Source: an optimization exercise on an open RTL-to-GDS flow (aim: small area). Production flows keep margins and buffers that such runs may drop.
At most, simulation tests tie the RTL to the original design; equivalence was not proved.
The series may have gaps, and a smaller design here may also do less where the tests do not look.
Only the layout flow was run in runs 2 and 3; the RTL was not checked for function there.

--- constraint.sdc ---
create_clock -name core_clock -period 10.0 [get_ports {clk}]
set_input_delay 2.0000 -clock core_clock [delete_from_list [all_inputs] [get_ports {clk}]]
set_output_delay 2.0000 -clock core_clock [all_outputs]
set_load 0.01 [all_outputs]
--- graphics_gamearea.hex ---
001
001
383
107
C7f
EFF
--- graphics_buildingblocks.hex ---
E8
E2
0F
CC
C6
6C
E4
--- design.v ---
`timescale 1ns / 1ps
module prbs(
  input clk,
  input rst,
  output reg [5:0] dout,
  output reg new_data
);
reg [14:0] prbs_shr;
reg [5:0] prbs_temp;
reg [2:0] cntr;
wire prbs_xor;
assign prbs_xor = prbs_shr[1]^prbs_shr[0];
always @ (posedge clk)
begin
  if(rst || (prbs_shr == 15'b000000000000000)) begin
    prbs_shr   <= 15'b100101010000000;
    dout      <= 0;
    prbs_temp    <= 0;
    cntr      <= 0;
  end else begin
    cntr      <= cntr +1;
    prbs_shr   <= {prbs_xor,prbs_shr[14:1]};
    prbs_temp   <= {prbs_xor,prbs_temp[5:1]};
    if(cntr == 7) begin
      dout <= prbs_temp;
      new_data <= 1;
    end else
      new_data <= 0;
  end
end
endmodule
`timescale 1ns / 1ps
module tetris_core(
  input clk,  
  input rstn,
  input act_rotate,
  input act_right,
  input act_left,
  input act_down,
  input act_enter,
  input act_up,
  input act_exit,
  input act_fall,           
  input  [4:0]  lcd_addr,
  output [11:0] lcd_data,
  input  [4:0]  vga_addr,
  output [11:0] vga_data,
  output [3:0]  game_state,
  output        fb_update,
  output        drop,
  output [3:0]  game_speed,
  output [25:0] game_points,
  output [25:0] game_lines,
  output [7:0]  next_block
);
parameter STATE_LOGO      = 4'b0000;
parameter STATE_NEWBLOCK  = 4'b0001;
parameter STATE_MOVING    = 4'b0010;
parameter STATE_EVAL      = 4'b0011;
parameter STATE_PREROTATE = 4'b0100;
parameter STATE_FALL      = 4'b0101;
parameter STATE_RIGHT     = 4'b0110;
parameter STATE_LEFT      = 4'b0111;
parameter STATE_ROTATE    = 4'b1000;
parameter STATE_GAMEOVER  = 4'b1001;
parameter GAME_POINT_INCREMENT = 100;
parameter GAME_SPEED_MIN  = 1;
parameter GAME_SPEED_MAX  = 9;
wire rst;
assign rst = ~rstn;
wire [5:0] game_prbs;     
wire action_rotate;
assign action_rotate = act_rotate;
wire action_right;
assign action_right = act_right;
wire action_left;
assign action_left = act_left;
wire action_down;
assign action_down = act_down;
wire action_enter;
assign action_enter = act_enter;
wire action_up;
assign action_up = act_up;
wire action_exit;
assign action_exit = act_exit;
wire action_fall;  
assign action_fall = act_fall;
reg action_drop;  
reg [7:0] building_blocks[6:0];
reg [11:0] game_area_init[5:0];
initial $readmemh("graphics_buildingblocks.hex", building_blocks);
initial $readmemh("graphics_gamearea.hex", game_area_init);
reg [11:0] game_area[19:0];
reg [11:0] game_area_newblock[3:0];
reg [11:0] game_area_backup[3:0];
reg [3:0] gamestate;
reg framebuffer_game_update;
reg [2:0] rel_cntr;
reg [4:0] abs_cntr;
reg [4:0] cntr_top;
reg [3:0] cntr_left;
reg collision;
reg check;
reg checked;
reg [25:0] gamepoints;
reg [25:0] gamepoints_inc;
reg [25:0] gamelines;
reg [3:0] gamespeed;  
reg [7:0] cntr_event;
reg [2:0] block_id;
reg [2:0] next_block_id;
wire gameborder_left;
wire gameborder_right;
assign gameborder_left  = |(game_area_newblock[0][11]|game_area_newblock[1][11]|game_area_newblock[2][11]|game_area_newblock[3][11]);
assign gameborder_right = |(game_area_newblock[0][0]|game_area_newblock[1][0]|game_area_newblock[2][0]|game_area_newblock[3][0]);
integer i;
always @ (posedge clk)
begin
  if(rst) begin
    action_drop <= 0;
    gamespeed <= 1;
    gamestate <= STATE_LOGO;
    framebuffer_game_update <= 1;
    check <= 0;
    gamepoints <= 0;
    gamelines <= 0;
    gamepoints_inc <= GAME_POINT_INCREMENT;
    block_id <= 0;
    next_block_id <= 0;
  end else if(framebuffer_game_update)
    framebuffer_game_update <= 0;
  else if(check) begin
    rel_cntr <= rel_cntr +1;
    abs_cntr <= abs_cntr +1;
    if(~collision && (rel_cntr <4) && (abs_cntr <20)) begin
      if(game_area[abs_cntr]&game_area_newblock[rel_cntr])
        collision <= 1;
    end else if((abs_cntr == 20) && (rel_cntr <4) && (game_area_newblock[rel_cntr]!=0))
      collision <= 1;
    else begin
      checked <= 1;
      check <= 0;
    end
  end else begin
    case(gamestate)
      STATE_LOGO: begin
        if(action_enter) begin
          for(i=0;i<20;i=i+1) begin
            game_area[i] <= 0;
          end
          gamepoints <= 0;
          gamelines <= 0;
          checked <= 0;
          framebuffer_game_update <= 1;
          gamestate  <= STATE_NEWBLOCK;
          for(i=0;i<20;i=i+1)
            game_area[i] <= 0;
        end else if(action_up && gamespeed < GAME_SPEED_MAX)
          gamespeed <= gamespeed + 1;
        else if(action_down && gamespeed > GAME_SPEED_MIN)
          gamespeed <= gamespeed - 1;
        else if((game_prbs[2:0] < 7) && (game_prbs[5:3] < 7)) begin
          block_id <= game_prbs[2:0];
          next_block_id <= game_prbs[5:3];
        end
      end
      STATE_NEWBLOCK: begin
        if(~checked) begin
          action_drop <= 0;
          cntr_left <= 4;
          cntr_top <= 0;
          rel_cntr <= 0;
          abs_cntr <= 0;
          game_area_newblock[0] <= {4'h00,building_blocks[block_id][3:0],4'h00};
          game_area_newblock[1] <= {4'h00,building_blocks[block_id][7:4],4'h00};
          game_area_newblock[2] <= 0;
          game_area_newblock[3] <= 0;
          check <= 1;
          collision <= 0;
        end else if(collision) begin
          gamestate <= STATE_GAMEOVER;
          framebuffer_game_update <= 1;
        end else if (checked) begin
          framebuffer_game_update <= 1;
          gamestate <= STATE_MOVING;
        end
      end
      STATE_MOVING: begin
        checked   <= 0;
        if(action_fall)
          gamestate <= STATE_FALL;
        else if(action_right && ~gameborder_right)
          gamestate <= STATE_RIGHT;
        else if(action_left && ~gameborder_left)
          gamestate <= STATE_LEFT;
        else if(action_rotate) begin
          gamestate <= STATE_PREROTATE;
          cntr_event <= 0;
          for(i=0;i<4;i=i+1) begin
            game_area_backup[i] <= game_area_newblock[i];
          end
        end else if(action_down)
          action_drop <= 1;
        else if(action_exit) begin
          gamestate <= STATE_LOGO;
          framebuffer_game_update <= 1;
        end
      end
      STATE_FALL: begin
        if(~checked) begin
          if(cntr_top < 19) begin
            collision <= 0;
            check <= 1;
          end else if(cntr_top == 19 && game_area_newblock[0]!=0) begin
            collision <= 1;
            checked <= 1;
          end
          rel_cntr <= 0;
          abs_cntr <= cntr_top+1;
        end else if(collision) begin   
          for(i=0;i<20;i=i+1) begin
            if(i>=cntr_top && (i-cntr_top) < 4)
              game_area[i] <= game_area[i] | game_area_newblock[i-cntr_top];
          end
          framebuffer_game_update <= 1;
          gamestate <= STATE_EVAL;
          cntr_event <= 0;
          abs_cntr <= 0;
        end else begin
          cntr_top <= cntr_top + 1;
          framebuffer_game_update <= 1;
          gamestate <= STATE_MOVING;
        end
      end
      STATE_LEFT: begin
        if(~checked) begin
          collision <= 0;
          check <= 1;
          rel_cntr <= 0;
          abs_cntr <= cntr_top;
          for(i=0;i<4;i=i+1) begin
            game_area_newblock[i] <= {game_area_newblock[i][10:0],1'b0};
          end
        end else begin
          if(collision) begin
            for(i=0;i<4;i=i+1)
              game_area_newblock[i] <= {1'b0,game_area_newblock[i][11:1]};
          end else
            cntr_left <= cntr_left - 1;
          framebuffer_game_update <= 1;
          gamestate <= STATE_MOVING;
        end
      end
      STATE_RIGHT: begin
        if(~checked) begin
          collision <= 0;
          check <= 1;
          rel_cntr <= 0;
          abs_cntr <= cntr_top;
          for(i=0;i<4;i=i+1) begin
            game_area_newblock[i] <= {1'b0,game_area_newblock[i][11:1]};
          end
        end else begin
          if(collision) begin
            for(i=0;i<4;i=i+1)
              game_area_newblock[i] <= {game_area_newblock[i][10:0],1'b0};
          end else
            cntr_left <= cntr_left+1;
            framebuffer_game_update <= 1;
            gamestate   <= STATE_MOVING;
        end
      end
      STATE_EVAL: begin
        if(abs_cntr == 20) begin
          if(game_prbs[2:0]<7) begin
            block_id <= next_block_id;
            next_block_id <= game_prbs[2:0];
            framebuffer_game_update <= 1;
            gamestate <= STATE_NEWBLOCK;
            checked <= 0;
          end
        end else begin
          abs_cntr <= abs_cntr +1;
          if(game_area[abs_cntr]==12'hFFF) begin
            gamelines <= gamelines + 1;
            gamepoints_inc <= {gamepoints_inc,1'b0};   
            gamepoints <= gamepoints + gamepoints_inc;  
            for(i=19;i>0;i=i-1) begin
              if(i<=abs_cntr)
                game_area[i] <= game_area[i-1];
            end
            game_area[0]<=12'h000;
          end else
            gamepoints_inc <= GAME_POINT_INCREMENT;
        end
      end
      STATE_PREROTATE: begin
        if(cntr_event < cntr_left) begin  
          for(i=0;i<4;i=i+1)
            game_area_newblock[i] <= {game_area_newblock[i][10:0],1'b0};
          cntr_event <= cntr_event +1;
        end else begin 
          game_area_newblock[0] <= {game_area_newblock[3][11],game_area_newblock[2][11],game_area_newblock[1][11],game_area_newblock[0][11],8'h00};
          game_area_newblock[1] <= {game_area_newblock[3][10],game_area_newblock[2][10],game_area_newblock[1][10],game_area_newblock[0][10],8'h00};        
          game_area_newblock[2] <= {game_area_newblock[3][9],game_area_newblock[2][9],game_area_newblock[1][9],game_area_newblock[0][9],8'h00};
          game_area_newblock[3] <= {game_area_newblock[3][8],game_area_newblock[2][8],game_area_newblock[1][8],game_area_newblock[0][8],8'h00};
          cntr_event <= 0;
          checked <= 0;
          gamestate <= STATE_ROTATE;
        end
      end
      STATE_GAMEOVER: begin
        if(action_enter) begin
          gamestate <= STATE_LOGO;
          framebuffer_game_update <= 1;
        end  
      end
      STATE_ROTATE: begin
        if(game_area_newblock[0]==12'h000) begin  
          for(i=0;i<3;i=i+1) begin
            game_area_newblock[i] <= game_area_newblock[i+1];
          end
          game_area_newblock[3] <= 12'h000;
        end else if(~gameborder_left && (cntr_event == 0)) begin  
          for(i=0;i<4;i=i+1) begin
            game_area_newblock[i] <= {game_area_newblock[i][10:0],1'b0};
          end
        end else if(cntr_event < cntr_left) begin  
          cntr_event <= cntr_event +1;
          if(~gameborder_right) begin
            for(i=0;i<4;i=i+1) begin
              game_area_newblock[i] <= {1'b0,game_area_newblock[i][11:1]};
            end
          end else begin  
            gamestate <= STATE_MOVING;
            for(i=0;i<4;i=i+1) begin
              game_area_newblock[i] <= game_area_backup[i];
            end
          end
        end else begin  
          if(~checked) begin
            collision <= 0;
            check <= 1;
            rel_cntr <= 0;
            abs_cntr <= cntr_top;
          end else if(collision) begin  
            gamestate <= STATE_MOVING;
            for(i=0;i<4;i=i+1) begin
              game_area_newblock[i] <= game_area_backup[i];
            end
          end else begin  
            gamestate <= STATE_MOVING;
            framebuffer_game_update <= 1;
          end
        end
      end
    endcase
  end
end
wire [4:0] game_area_lcd_addr;
assign game_area_lcd_addr = lcd_addr;
reg [11:0] game_area_lcd_data;
wire [4:0] game_area_vga_addr;
assign game_area_vga_addr = vga_addr;
reg [11:0] game_area_vga_data;
always @ (posedge clk)
begin
  if(rst) begin
    game_area_lcd_data <= 0;
    game_area_vga_data <= 0;
  end else begin
    if(game_area_lcd_addr >= cntr_top && (game_area_lcd_addr-cntr_top)<4)
      game_area_lcd_data <= game_area[game_area_lcd_addr] | game_area_newblock[game_area_lcd_addr-cntr_top];
    else
      game_area_lcd_data <= game_area[game_area_lcd_addr];
    if(gamestate != STATE_LOGO) begin
      if(game_area_vga_addr >= cntr_top && (game_area_vga_addr-cntr_top)<4)
        game_area_vga_data <= game_area[game_area_vga_addr] | game_area_newblock[game_area_vga_addr-cntr_top];
      else
        game_area_vga_data <= game_area[game_area_vga_addr];
    end else begin  
      if(game_area_vga_addr >= 0 && game_area_vga_addr < 10)
        game_area_vga_data <= 0;
      else if(game_area_vga_addr >= 10 && game_area_vga_addr < 16)
        game_area_vga_data <= game_area_init[game_area_vga_addr-10];
      else if(game_area_vga_addr >= 16 && game_area_vga_addr < 20)
        game_area_vga_data <= 12'hFFF;
    end
  end
end
assign lcd_data    = game_area_lcd_data;
assign vga_data    = game_area_vga_data;
assign game_state  = gamestate;
assign fb_update   = framebuffer_game_update;
assign drop        = action_drop;
assign game_speed  = gamespeed;
assign game_points = gamepoints;
assign game_lines  = gamelines;
assign next_block  = building_blocks[next_block_id];
prbs prbs (
  .clk(clk), 
  .rst(rst), 
  .dout(game_prbs),
  .new_data()
);
endmodule
--- run.sh ---
#!/bin/bash
# synth_recipe.tcl (not shown) runs the flow's synth.tcl, then flattens the netlist and writes it again
# the make line also repeats each setting of config.mk as NAME=value (left out here)
make -C /OpenROAD-flow-scripts/flow DESIGN_CONFIG=/design/flow/config.mk WORK_HOME=/design/flow/orfs CLKGATE_MAP_FILE= SYNTH_SCRIPT=/design/flow/synth_recipe.tcl finish
--- config.mk ---
export PLATFORM = sky130hd
export DESIGN_NAME = tetris_core
export DESIGN_NICKNAME = tetris_core
export VERILOG_FILES = /design/flow/design.v
export SDC_FILE = /design/flow/constraint.sdc
export NUM_CORES = 4
export LEC_CHECK = 0
export CAP_MARGIN = 20
export CELL_PAD_IN_SITES_DETAIL_PLACEMENT = 1
export CELL_PAD_IN_SITES_GLOBAL_PLACEMENT = 2
export CORE_MARGIN = 2
export CORE_UTILIZATION = 30
export GPL_ROUTABILITY_DRIVEN = 1
export SLEW_MARGIN = 20
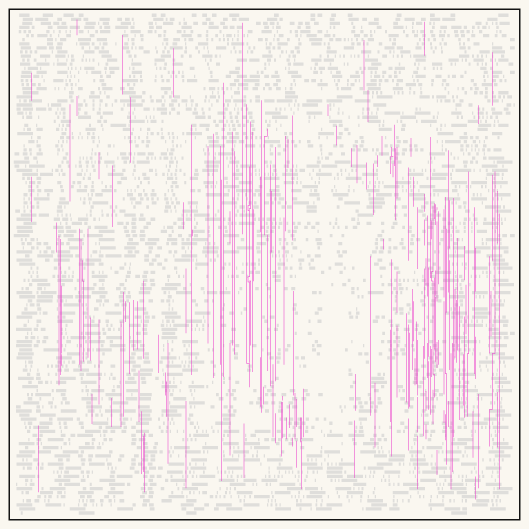
Run 1: the metal 4 layer
Drawn at 1.5 px/µm. Cells faint in the background.
longest straight run: 208 µm
nets with wire on the layer: 120
wire length on this layer: 10200 µm
main direction: vertical
share of all routed wire: 5.1%

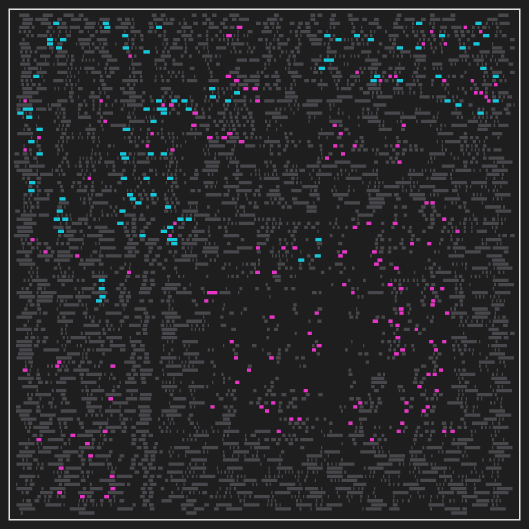
Run 1: logic cells by family
Drawn at 1.5 px/µm.
[fa/ha/maj cells] cyan | cells: 90
[non-inverting ao/oa cells] magenta | cells: 150 | where: spread over the die
fraction of area in multi-input gates: 0.469
fin cells: 5350
most common cell after layout, fill and taps aside: nand2_1

==> qor.csv, run 1 <==
metric,value,unit
CP Data Arrival Time,6.67,ns
Ant. Diodes,2,
unrepaired setup endpoints after global routing,no,
Syn. warnings,5,
met3 wire length,17.0,mm
CTS tree,yes,
Tap Cells,1500,
IO buf count,110,
synth top area cells,"edfxtp_1 (32%), dfxtp_1 (9.4%), nand2_1 (5.0%), o21ai_0 (5.0%), nor2_1 (4.9%)",
register area,14100,µm²
Tmin final,6.31,ns
post-synthesis sequential area ratio,0.417,
Fillers,12900,
Tightest Pin Transition,1.30,ns
largest family of logic cells by synthesized area,compound AO/OA/AOI/OAI gates,
post-synthesis simple-gate area fraction,0.187,
Post-synth top cells,"nand2_1 (450), nor2_1 (439), edfxtp_1 (363)",
setup ws final,3.69,ns
die width,339,µm
sequential cell area share,0.358,
total placed cells including tap cells,5222,
placer congestion estimate,0.985,
post-cts sizing count,0,
Biggest register,game_area,
drt wl/cell,37.6,µm
Largest cell class,multi-input combinational cells,
grt ovf,0,
#MultiIn Comb,2862,
vias per cell,6.41,
Post-Synth XOR/XNOR Area,0.0125,
Worst Skew,0.0344,ns
Non-clk invs,73,
"area leader, netlist",edfxtp_1,
min-delay src,prbs.cntr[0]$_SDFF_PP0_,
Core Area,112000,µm²
MaxCap Viol Count,0,
Crit path depth,12,
busiest layer in global routing,met2,
f_max,158,MHz
Post-Synth Adder-Cell Area,0.0343,
final WL,201,mm
Setup TNS,0,ns
GRT Util Overall,0.339,
fin util,0.351,
Worst Hold Margin,0.427,ns
crit-path max cell delay,0.85,ns
Initial Utilization,0.301,
Die Y,339,µm
Synth Cell Area,33800,µm²
vias,34300,
crit path launch type,flop,
number of synthesized register bits,522,
clock-cell share of area,0.0592,
1st-iter DRT viols,4426,
"Slew Viols, Final",0,
DP Area,37000,µm²
status,"complete, no violations",
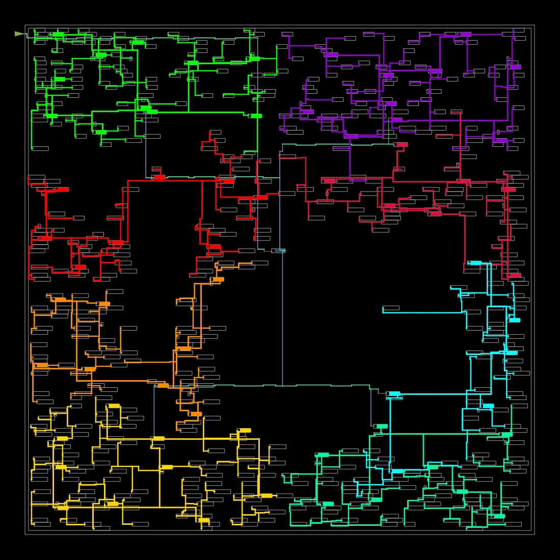
Run 1: the clock tree on the layout
clock sinks: 522
seq_cells: 522
CTS root buffer: clkbuf_16
# H-tree levels: 3

==> run 2: a larger rewrite; changed files in full <==
removed: graphics_buildingblocks.hex
removed: graphics_gamearea.hex
==> design.v <==
`timescale 1ns / 1ps
module prbs(
  input clk,
  input rst,
  output reg [5:0] dout
);
reg [14:0] prbs_shr;
reg [2:0] cntr;
wire prbs_xor;
assign prbs_xor = prbs_shr[1]^prbs_shr[0];
always @ (posedge clk)
begin
  if(rst) begin
    prbs_shr <= 15'b100101010000000;
    dout     <= 0;
    cntr     <= 0;
  end else begin
    cntr     <= cntr +1;
    prbs_shr <= {prbs_xor,prbs_shr[14:1]};
    if(cntr == 7)
      dout <= prbs_shr[14:9];
  end
end
endmodule
`timescale 1ns / 1ps
module tetris_core(
  input clk,  
  input rstn,
  input act_rotate,
  input act_right,
  input act_left,
  input act_down,
  input act_enter,
  input act_up,
  input act_exit,
  input act_fall,           
  input  [4:0]  lcd_addr,
  output [11:0] lcd_data,
  input  [4:0]  vga_addr,
  output [11:0] vga_data,
  output [3:0]  game_state,
  output        fb_update,
  output        drop,
  output [3:0]  game_speed,
  output [25:0] game_points,
  output [25:0] game_lines,
  output [7:0]  next_block
);
localparam STATE_LOGO      = 4'b0000;
localparam STATE_NEWBLOCK  = 4'b0001;
localparam STATE_MOVING    = 4'b0010;
localparam STATE_EVAL      = 4'b0011;
localparam STATE_PREROTATE = 4'b0100;
localparam STATE_FALL      = 4'b0101;
localparam STATE_RIGHT     = 4'b0110;
localparam STATE_LEFT      = 4'b0111;
localparam STATE_ROTATE    = 4'b1000;
localparam STATE_GAMEOVER  = 4'b1001;
wire rst = ~rstn;
wire [5:0] game_prbs;
function [7:0] bblock(input [2:0] id);
  case(id)
    3'd0: bblock = 8'hE8;
    3'd1: bblock = 8'hE2;
    3'd2: bblock = 8'h0F;
    3'd3: bblock = 8'hCC;
    3'd4: bblock = 8'hC6;
    3'd5: bblock = 8'h6C;
    default: bblock = 8'hE4;
  endcase
endfunction
function [11:0] logo_row(input [2:0] r);
  case(r)
    3'd0: logo_row = 12'h001;
    3'd1: logo_row = 12'h001;
    3'd2: logo_row = 12'h383;
    3'd3: logo_row = 12'h107;
    3'd4: logo_row = 12'hC7F;
    default: logo_row = 12'hEFF;
  endcase
endfunction
function [11:0] place(input [3:0] b, input [3:0] p);
  place = {b, 8'h00} >> p;
endfunction
reg [11:0] game_area[19:0];
reg [3:0] box[3:0];
reg [3:0] bak[3:0];
reg [3:0] pos;
reg [3:0] gamestate;
reg framebuffer_game_update;
reg action_drop;
reg [2:0] rel_cntr;
reg [4:0] abs_cntr;
reg [4:0] cntr_top;
reg [3:0] cntr_left;
reg collision;
reg check;
reg checked;
reg [25:0] gamepoints;
reg [4:0]  inc_exp;     
reg [25:0] gamelines;
reg [3:0] gamespeed;
reg [2:0] block_id;
reg [2:0] next_block_id;
function [11:0] area_read(input [4:0] a);
  area_read = a[4] ? game_area[{3'b100, a[1:0]}] : game_area[{1'b0, a[3:0]}];
endfunction
wire [11:0] pl0 = place(box[0], pos);
wire [11:0] pl1 = place(box[1], pos);
wire [11:0] pl2 = place(box[2], pos);
wire [11:0] pl3 = place(box[3], pos);
wire gameborder_left  = pl0[11] | pl1[11] | pl2[11] | pl3[11];
wire gameborder_right = pl0[0]  | pl1[0]  | pl2[0]  | pl3[0];
wire [7:0] cur_block = bblock(block_id);
wire [11:0] area_row = area_read(abs_cntr);
wire [4:0]  eval_d = abs_cntr - cntr_top;
wire        eval_in = (abs_cntr >= cntr_top) && (eval_d < 4);
wire [1:0]  blk_idx = check ? rel_cntr[1:0] : eval_d[1:0];
wire [11:0] blk_row = place(box[blk_idx], pos);
wire [11:0] merged  = area_row | (eval_in ? blk_row : 12'h000);
wire        row_full = (merged == 12'hFFF);
wire [25:0] inc_val = (inc_exp[4:3] == 2'b11) ? 26'd0 : (26'd100 << inc_exp);
wire go       = ~framebuffer_game_update & ~check;
wire do_clr   = rstn & go & (gamestate == STATE_LOGO) & act_enter;
wire do_eval  = rstn & go & (gamestate == STATE_EVAL) & (abs_cntr != 5'd20);
wire [11:0] bus = do_clr ? 12'h000 : merged;
integer i;
always @ (posedge clk)
begin
  for(i=0;i<20;i=i+1) begin
    if(do_eval & row_full & (i <= abs_cntr))
      game_area[i] <= (i == 0) ? 12'h000 : game_area[(i == 0) ? 0 : i-1];
    else if(do_clr | (do_eval & ~row_full & (i == abs_cntr)))
      game_area[i] <= bus;
  end
end
always @ (posedge clk)
begin
  if(rst) begin
    action_drop <= 0;
    gamespeed <= 1;
    gamestate <= STATE_LOGO;
    framebuffer_game_update <= 1;
    check <= 0;
    gamepoints <= 0;
    gamelines <= 0;
    inc_exp <= 0;
    block_id <= 0;
    next_block_id <= 0;
  end else if(framebuffer_game_update)
    framebuffer_game_update <= 0;
  else if(check) begin
    rel_cntr <= rel_cntr +1;
    abs_cntr <= abs_cntr +1;
    if(~collision && (rel_cntr <4) && (abs_cntr <20)) begin
      if(area_row & blk_row)
        collision <= 1;
    end else if((abs_cntr == 20) && (rel_cntr <4) && (box[rel_cntr[1:0]]!=0))
      collision <= 1;
    else begin
      checked <= 1;
      check <= 0;
    end
  end else begin
    case(gamestate)
      STATE_LOGO: begin
        if(act_enter) begin
          gamepoints <= 0;
          gamelines <= 0;
          checked <= 0;
          framebuffer_game_update <= 1;
          gamestate  <= STATE_NEWBLOCK;
        end else if(act_up && gamespeed < 9)
          gamespeed <= gamespeed + 1;
        else if(act_down && gamespeed > 1)
          gamespeed <= gamespeed - 1;
        else if((game_prbs[2:0] < 7) && (game_prbs[5:3] < 7)) begin
          block_id <= game_prbs[2:0];
          next_block_id <= game_prbs[5:3];
        end
      end
      STATE_NEWBLOCK: begin
        if(~checked) begin
          action_drop <= 0;
          cntr_left <= 4;
          pos <= 4;
          cntr_top <= 0;
          rel_cntr <= 0;
          abs_cntr <= 0;
          box[0] <= cur_block[3:0];
          box[1] <= cur_block[7:4];
          box[2] <= 0;
          box[3] <= 0;
          check <= 1;
          collision <= 0;
        end else if(collision) begin
          gamestate <= STATE_GAMEOVER;
          framebuffer_game_update <= 1;
        end else begin
          framebuffer_game_update <= 1;
          gamestate <= STATE_MOVING;
        end
      end
      STATE_MOVING: begin
        checked   <= 0;
        if(act_fall)
          gamestate <= STATE_FALL;
        else if(act_right && ~gameborder_right)
          gamestate <= STATE_RIGHT;
        else if(act_left && ~gameborder_left)
          gamestate <= STATE_LEFT;
        else if(act_rotate) begin
          gamestate <= STATE_PREROTATE;
          for(i=0;i<4;i=i+1)
            bak[i] <= box[i];
        end else if(act_down)
          action_drop <= 1;
        else if(act_exit) begin
          gamestate <= STATE_LOGO;
          framebuffer_game_update <= 1;
        end
      end
      STATE_FALL: begin
        if(~checked) begin
          if(cntr_top < 19) begin
            collision <= 0;
            check <= 1;
          end else if(cntr_top == 19 && box[0]!=0) begin
            collision <= 1;
            checked <= 1;
          end
          rel_cntr <= 0;
          abs_cntr <= cntr_top+1;
        end else if(collision) begin   
          framebuffer_game_update <= 1;
          gamestate <= STATE_EVAL;
          abs_cntr <= 0;
        end else begin
          cntr_top <= cntr_top + 1;
          framebuffer_game_update <= 1;
          gamestate <= STATE_MOVING;
        end
      end
      STATE_LEFT: begin
        if(~checked) begin
          collision <= 0;
          check <= 1;
          rel_cntr <= 0;
          abs_cntr <= cntr_top;
          pos <= pos - 1;
        end else begin
          if(collision)
            pos <= pos + 1;
          else
            cntr_left <= cntr_left - 1;
          framebuffer_game_update <= 1;
          gamestate <= STATE_MOVING;
        end
      end
      STATE_RIGHT: begin
        if(~checked) begin
          collision <= 0;
          check <= 1;
          rel_cntr <= 0;
          abs_cntr <= cntr_top;
          pos <= pos + 1;
        end else begin
          if(collision)
            pos <= pos - 1;
          else
            cntr_left <= cntr_left+1;
          framebuffer_game_update <= 1;
          gamestate   <= STATE_MOVING;
        end
      end
      STATE_EVAL: begin
        if(abs_cntr == 20) begin
          if(game_prbs[2:0]<7) begin
            block_id <= next_block_id;
            next_block_id <= game_prbs[2:0];
            framebuffer_game_update <= 1;
            gamestate <= STATE_NEWBLOCK;
            checked <= 0;
          end
        end else begin
          abs_cntr <= abs_cntr +1;
          if(row_full) begin
            gamelines <= gamelines + 1;
            if(inc_exp[4:3] != 2'b11)
              inc_exp <= inc_exp + 1;
            gamepoints <= gamepoints + inc_val;
          end else
            inc_exp <= 0;
        end
      end
      STATE_PREROTATE: begin
        if(pos != 0)  
          pos <= pos - 1;
        else begin
          for(i=0;i<4;i=i+1)
            box[i] <= {box[3][3-i],box[2][3-i],box[1][3-i],box[0][3-i]};
          checked <= 0;
          gamestate <= STATE_ROTATE;
        end
      end
      STATE_GAMEOVER: begin
        if(act_enter) begin
          gamestate <= STATE_LOGO;
          framebuffer_game_update <= 1;
        end
      end
      STATE_ROTATE: begin
        if(box[0]==4'h0) begin  
          for(i=0;i<3;i=i+1)
            box[i] <= box[i+1];
          box[3] <= 4'h0;
        end else if(~gameborder_left && (pos == 0)) begin  
          for(i=0;i<4;i=i+1)
            box[i] <= {box[i][2:0],1'b0};
        end else if(pos < cntr_left) begin  
          if(~gameborder_right)
            pos <= pos + 1;
          else begin  
            gamestate <= STATE_MOVING;
            pos <= cntr_left;
            for(i=0;i<4;i=i+1)
              box[i] <= bak[i];
          end
        end else begin  
          if(~checked) begin
            collision <= 0;
            check <= 1;
            rel_cntr <= 0;
            abs_cntr <= cntr_top;
          end else if(collision) begin  
            gamestate <= STATE_MOVING;
            pos <= cntr_left;
            for(i=0;i<4;i=i+1)
              box[i] <= bak[i];
          end else begin  
            gamestate <= STATE_MOVING;
            framebuffer_game_update <= 1;
          end
        end
      end
      default: ;
    endcase
  end
end
wire [4:0]  lcd_d  = lcd_addr - cntr_top;
wire        lcd_in = (lcd_addr >= cntr_top) && (lcd_d < 4);
wire [11:0] lcd_row = area_read(lcd_addr) | (lcd_in ? place(box[lcd_d[1:0]], pos) : 12'h000);
wire [4:0]  vga_d  = vga_addr - cntr_top;
wire        vga_in = (vga_addr >= cntr_top) && (vga_d < 4);
wire [11:0] vga_row = area_read(vga_addr) | (vga_in ? place(box[vga_d[1:0]], pos) : 12'h000);
wire [11:0] vga_logo = vga_addr[4] ? 12'hFFF :
                       (vga_addr[3:0] < 10) ? 12'h000 : logo_row(vga_addr[2:0] - 3'd2);
reg [11:0] game_area_lcd_data;
reg [11:0] game_area_vga_data;
always @ (posedge clk)
begin
  if(rst) begin
    game_area_lcd_data <= 0;
    game_area_vga_data <= 0;
  end else begin
    game_area_lcd_data <= lcd_row;
    game_area_vga_data <= (gamestate != STATE_LOGO) ? vga_row : vga_logo;
  end
end
assign lcd_data    = game_area_lcd_data;
assign vga_data    = game_area_vga_data;
assign game_state  = gamestate;
assign fb_update   = framebuffer_game_update;
assign drop        = action_drop;
assign game_speed  = gamespeed;
assign game_points = gamepoints;
assign game_lines  = gamelines;
assign next_block  = bblock(next_block_id);
prbs prbs (
  .clk(clk),
  .rst(rst),
  .dout(game_prbs)
);
endmodule
==> config.mk <==
export PLATFORM = sky130hd
export DESIGN_NAME = tetris_core
export DESIGN_NICKNAME = tetris_core
export VERILOG_FILES = /design/flow/design.v
export SDC_FILE = /design/flow/constraint.sdc
export NUM_CORES = 4
export LEC_CHECK = 0
export CAP_MARGIN = 20
export CELL_PAD_IN_SITES_DETAIL_PLACEMENT = 1
export CELL_PAD_IN_SITES_GLOBAL_PLACEMENT = 2
export CORE_MARGIN = 2
export CORE_UTILIZATION = 60
export GPL_ROUTABILITY_DRIVEN = 1
export SLEW_MARGIN = 20
==> run 2 against run 1 <==
  * The flow now stops in 3_1_place_gp_skip_io
  * Synthesized area down 19%
  * Synthesized cell count down 26%
==> qor.csv, run 2 <==
metric,value,unit
Post-synth top cells,"edfxtp_1 (283), nand2_1 (239), nor2_1 (207)",
Die Y,218,µm
mux cell area share after synthesis,0.154,
top-count cell post-synth,edfxtp_1,
synth top area cells,"edfxtp_1 (31%), dfxtp_1 (9.6%), mux2_2 (6.5%), a22oi_1 (4.8%), mux4_2 (3.4%)",
"area leader, netlist",edfxtp_1,
Syn. warnings,5,
first error,[ERROR GPL-0301] Utilization 104.183 % exceeds 100%.,
cells after synthesis,2789,
# rows,78,
number of synthesized register bits,415,
Post-synth EDFFs,283,
largest family of logic cells by synthesized area,compound AO/OA/AOI/OAI gates,
Initial Utilization,0.606,
die width,218,µm
post-synthesis sequential area ratio,0.407,
post-synth top area share,0.310,
Post-Synth Adder-Cell Area,0.0347,
post-synthesis simple-gate area fraction,0.143,
Compound-Gate Fraction of Synth Area,0.206,
synth unique cells,90,
Syn Area/Cell,9.82,µm²
Synth Cell Area,27400,µm²
Fail Step,3_1_place_gp_skip_io,
ys async rst share,0,
status,aborted with a tool error,
Post-Synth XOR/XNOR Area,0.0141,
ys flop type,edfxtp_1,
## Run 3: what changed since run 2
--- a/config.mk
+++ b/config.mk
@@ -8,6 +8,6 @@
 export CAP_MARGIN = 20
-export CELL_PAD_IN_SITES_DETAIL_PLACEMENT = 1
-export CELL_PAD_IN_SITES_GLOBAL_PLACEMENT = 2
+export CELL_PAD_IN_SITES_DETAIL_PLACEMENT = 0
+export CELL_PAD_IN_SITES_GLOBAL_PLACEMENT = 0
 export CORE_MARGIN = 2
-export CORE_UTILIZATION = 60
+export CORE_UTILIZATION = 55
 export GPL_ROUTABILITY_DRIVEN = 1
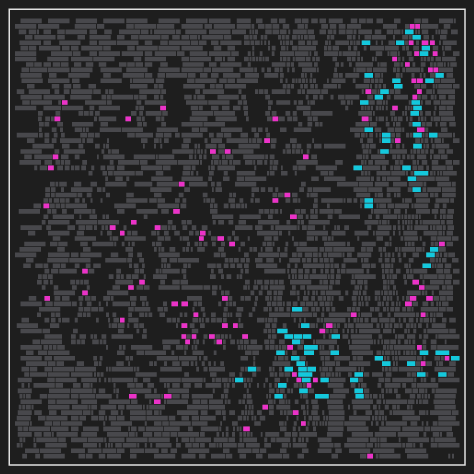
Run 3: logic cells by family
Drawn at 2 px/µm.
[non-inverting ao/oa cells] magenta | cells: 90 | where: spread over the die
[fa/ha/maj cells] cyan | cells: 73
fin cells: 3513
fraction of area in multi-input gates: 0.500
most common cell after layout, fill and taps aside: edfxtp_1

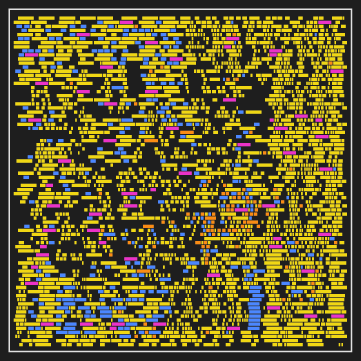
Run 3: cell sizes after repair
Drawn at 1.5 px/µm.
[_0 and _1 cells] yellow | cells: 2416
[_6 and larger] magenta | cells: 60
[_3 and _4 cells] orange | cells: 96
[_2 cells] blue | cells: 275
Non-CTS buffers: 196
setup ws final: 2.90 ns
Synth-to-Final Area Change: 12.4%

==> run 3 against run 2 <==
  * Now clean on timing, DRC and antenna
  * Synthesized area unchanged
  * Synthesized cell count unchanged
==> qor.csv, run 3 <==
metric,value,unit
status,"complete, no violations",
ys async rst share,0,
GRT Util Overall,0.467,
RR Startpoint,abs_cntr[1]$_DFFE_PP_,
DR pass1 iterations,9,
Compound-Gate Fraction of Synth Area,0.206,
placer congestion estimate,1.09,
Post-CTS Hold Buffers,0,
synth top area cells,"edfxtp_1 (31%), dfxtp_1 (9.6%), mux2_2 (6.5%), a22oi_1 (4.8%), mux4_2 (3.4%)",
antenna violations before repair,3,
clock-cell share of area,0.0479,
sequential cell area share,0.362,
clock-pin slew of the registers on the worst-case setup and hold paths,0.06,ns
Tightest Pin Transition,1.31,ns
worst hold endpoint,prbs.prbs_shr[7]$_SDFF_PN1_,
Setup TNS,0,ns
Core Area,49100,µm²
register area,11100,µm²
ratio of cells with drive above 1 in the final layout,0.151,
cells after synthesis,2789,
ys flop type,edfxtp_1,
unrepaired setup endpoints after global routing,no,
vias,26800,
post-synthesis simple-gate area fraction,0.143,
dpl hpwl,82.1,mm
clock sinks,415,
M1 GR Usage,0.574,
clock latency at the later pin of the worst-skew pair,0.62,ns
"Slew Viols, Final",0,
# H-tree levels,2,
Syn. warnings,5,
f_max,141,MHz
final antenna-violating net count,0,
CTS buffer count,47,
Worst Skew,0.0344,ns
fin area,30800,µm²
#MultiIn Comb,2102,
Top Registers,"game_area (240), gamelines (26), gamepoints (24)",
worst r2r path cells,14,
max FFs per register,240,
IO buf count,110,
Non-clk invs,51,
DRC Markers,0,
Fillers,4028,
number of synthesized register bits,415,
Ant. Diodes,2,
CTS root buffer,clkbuf_16,
total placed cells including tap cells,3427,
GRT met2 Usage,0.692,
grt ovf,0,
Clock Tree Buf Depth,3,
Crit path depth,14,
first-pass GRT wire length,174,mm
CP Buf/Inv Count,3,
synth unique cells,90,
post-synthesis sequential area ratio,0.407,
setup bufs post-CTS,0,
Post-synth EDFFs,283,
crit path launch type,flop,
MaxCap Viol Count,0,
DIE AREA,51600,µm²
# rows,81,
Post-Synth XOR/XNOR Area,0.0141,
WL met2,51.1,mm
Layout clock buffers,64,
WL met1,41.7,mm
1st-iter DRT viols,5044,
mux cell area share after synthesis,0.154,
busiest layer in global routing,met2,
largest family of logic cells by synthesized area,compound AO/OA/AOI/OAI gates,
Non-clock buffer share,0.0570,
Final nets,2906,
vias in the first global route,25100,
DP Area,29300,µm²
fin crit share,0.710,
Tap Cells,664,
CTS tree,yes,
Die Y,227,µm
Syn Area/Cell,9.82,µm²
drt wl/cell,34.6,µm
die width,227,µm
Tmin final,7.10,ns
Slew Limit Headroom,0.127,
hold-critical path depth,1,
crit-path max cell delay,0.98,ns
IO Pins,114,
Placement Setup Slack,3.25,ns
Hold Fails Final Rpt,0,
Critical Path Sink,game_area[17][2]$_DFFE_PP_,
worst-path fanout max,31,
"area leader, netlist",edfxtp_1,
Largest cell class,multi-input combinational cells,
RR Endpoint,game_area[17][2]$_DFFE_PP_,
top-count cell post-synth,edfxtp_1,
Synth Cell Area,27400,µm²
Worst Setup End Kind,flop,
final WL,122,mm
DR top layer,met5,
post-cts sizing count,0,
CP top delay family,simple AND/OR/NAND/NOR gates,
min-delay src,prbs.prbs_shr[8]$_SDFF_PN0_,
vias per cell,7.62,
Worst Hold Class,reg -> reg,
seq_cells,415,
crit path kind,reg -> reg,
crit path from,abs_cntr[1]$_DFFE_PP_,
Worst path slowest cell,and3_1,
Worst EP required,10.31,ns
most frequent cells in the layout,"edfxtp_1 (283), nand2_1 (239), nor2_1 (181)",
met3 wire length,17.5,mm
Biggest register,game_area,
area of the multi-input gates,15400,µm²
Worst Hold Margin,0.423,ns
post-synth top area share,0.310,
Post-Synth Adder-Cell Area,0.0347,
GRT met3 Usage,0.157,
CP Data Arrival Time,7.41,ns
Initial Utilization,0.558,
crit-path cells,inv_1 -> ha_2 -> buf_4 -> a222oi_1 -> nand3_1 -> a21oi_1 -> o21ai_0 -> a32o_1 -> o21ai_1 -> nor4_4 -> and3_1 -> nand3_1 -> o211ai_1 -> buf_4,
largest net degree at the start of global routing,75,
Post-synth top cells,"edfxtp_1 (283), nand2_1 (239), nor2_1 (207)",
final setup violation count,0,
fin util,0.627,
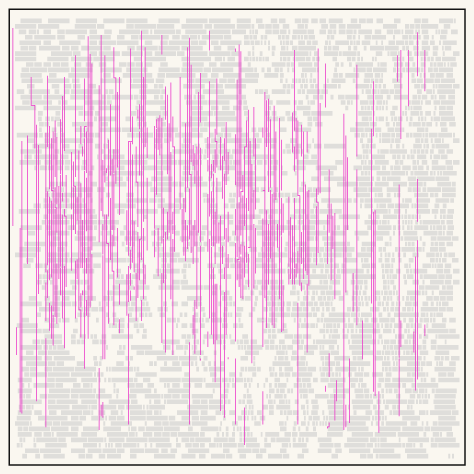
Run 3: the metal 4 layer
Drawn at 2 px/µm. Cells faint in the background.
main direction: vertical
longest straight run: 158 µm
nets with wire on the layer: 187

[port drivers added, routing unchanged]
How much do the figures lean on ideal ports? The routed layouts below were timed once more, with nothing changed but the port constraints.
Step 1: set_driving_cell puts a clkbuf_16 on clk and a buf_2 on each other input, an assumption about the parent block.
Step 2 adds t to the input delays and takes it off the output delays; t is the mean of the earliest and latest rising clock arrival at the registers after step 1. Input paths then give back, and output paths get back, about the clock's delay inside the block.
Slacks: no drivers / after step 1 / after step 2; pairs: no drivers / after step 1.
run | shift t [ns] | setup WS [ns] | worst setup path after step 2
run 1 | 0.736 | 3.686 / 3.686 / 3.686 | register to register
run 3 | 0.666 | 2.903 / 2.903 / 2.903 | register to register
After both steps setup and hold are still met in every run listed.
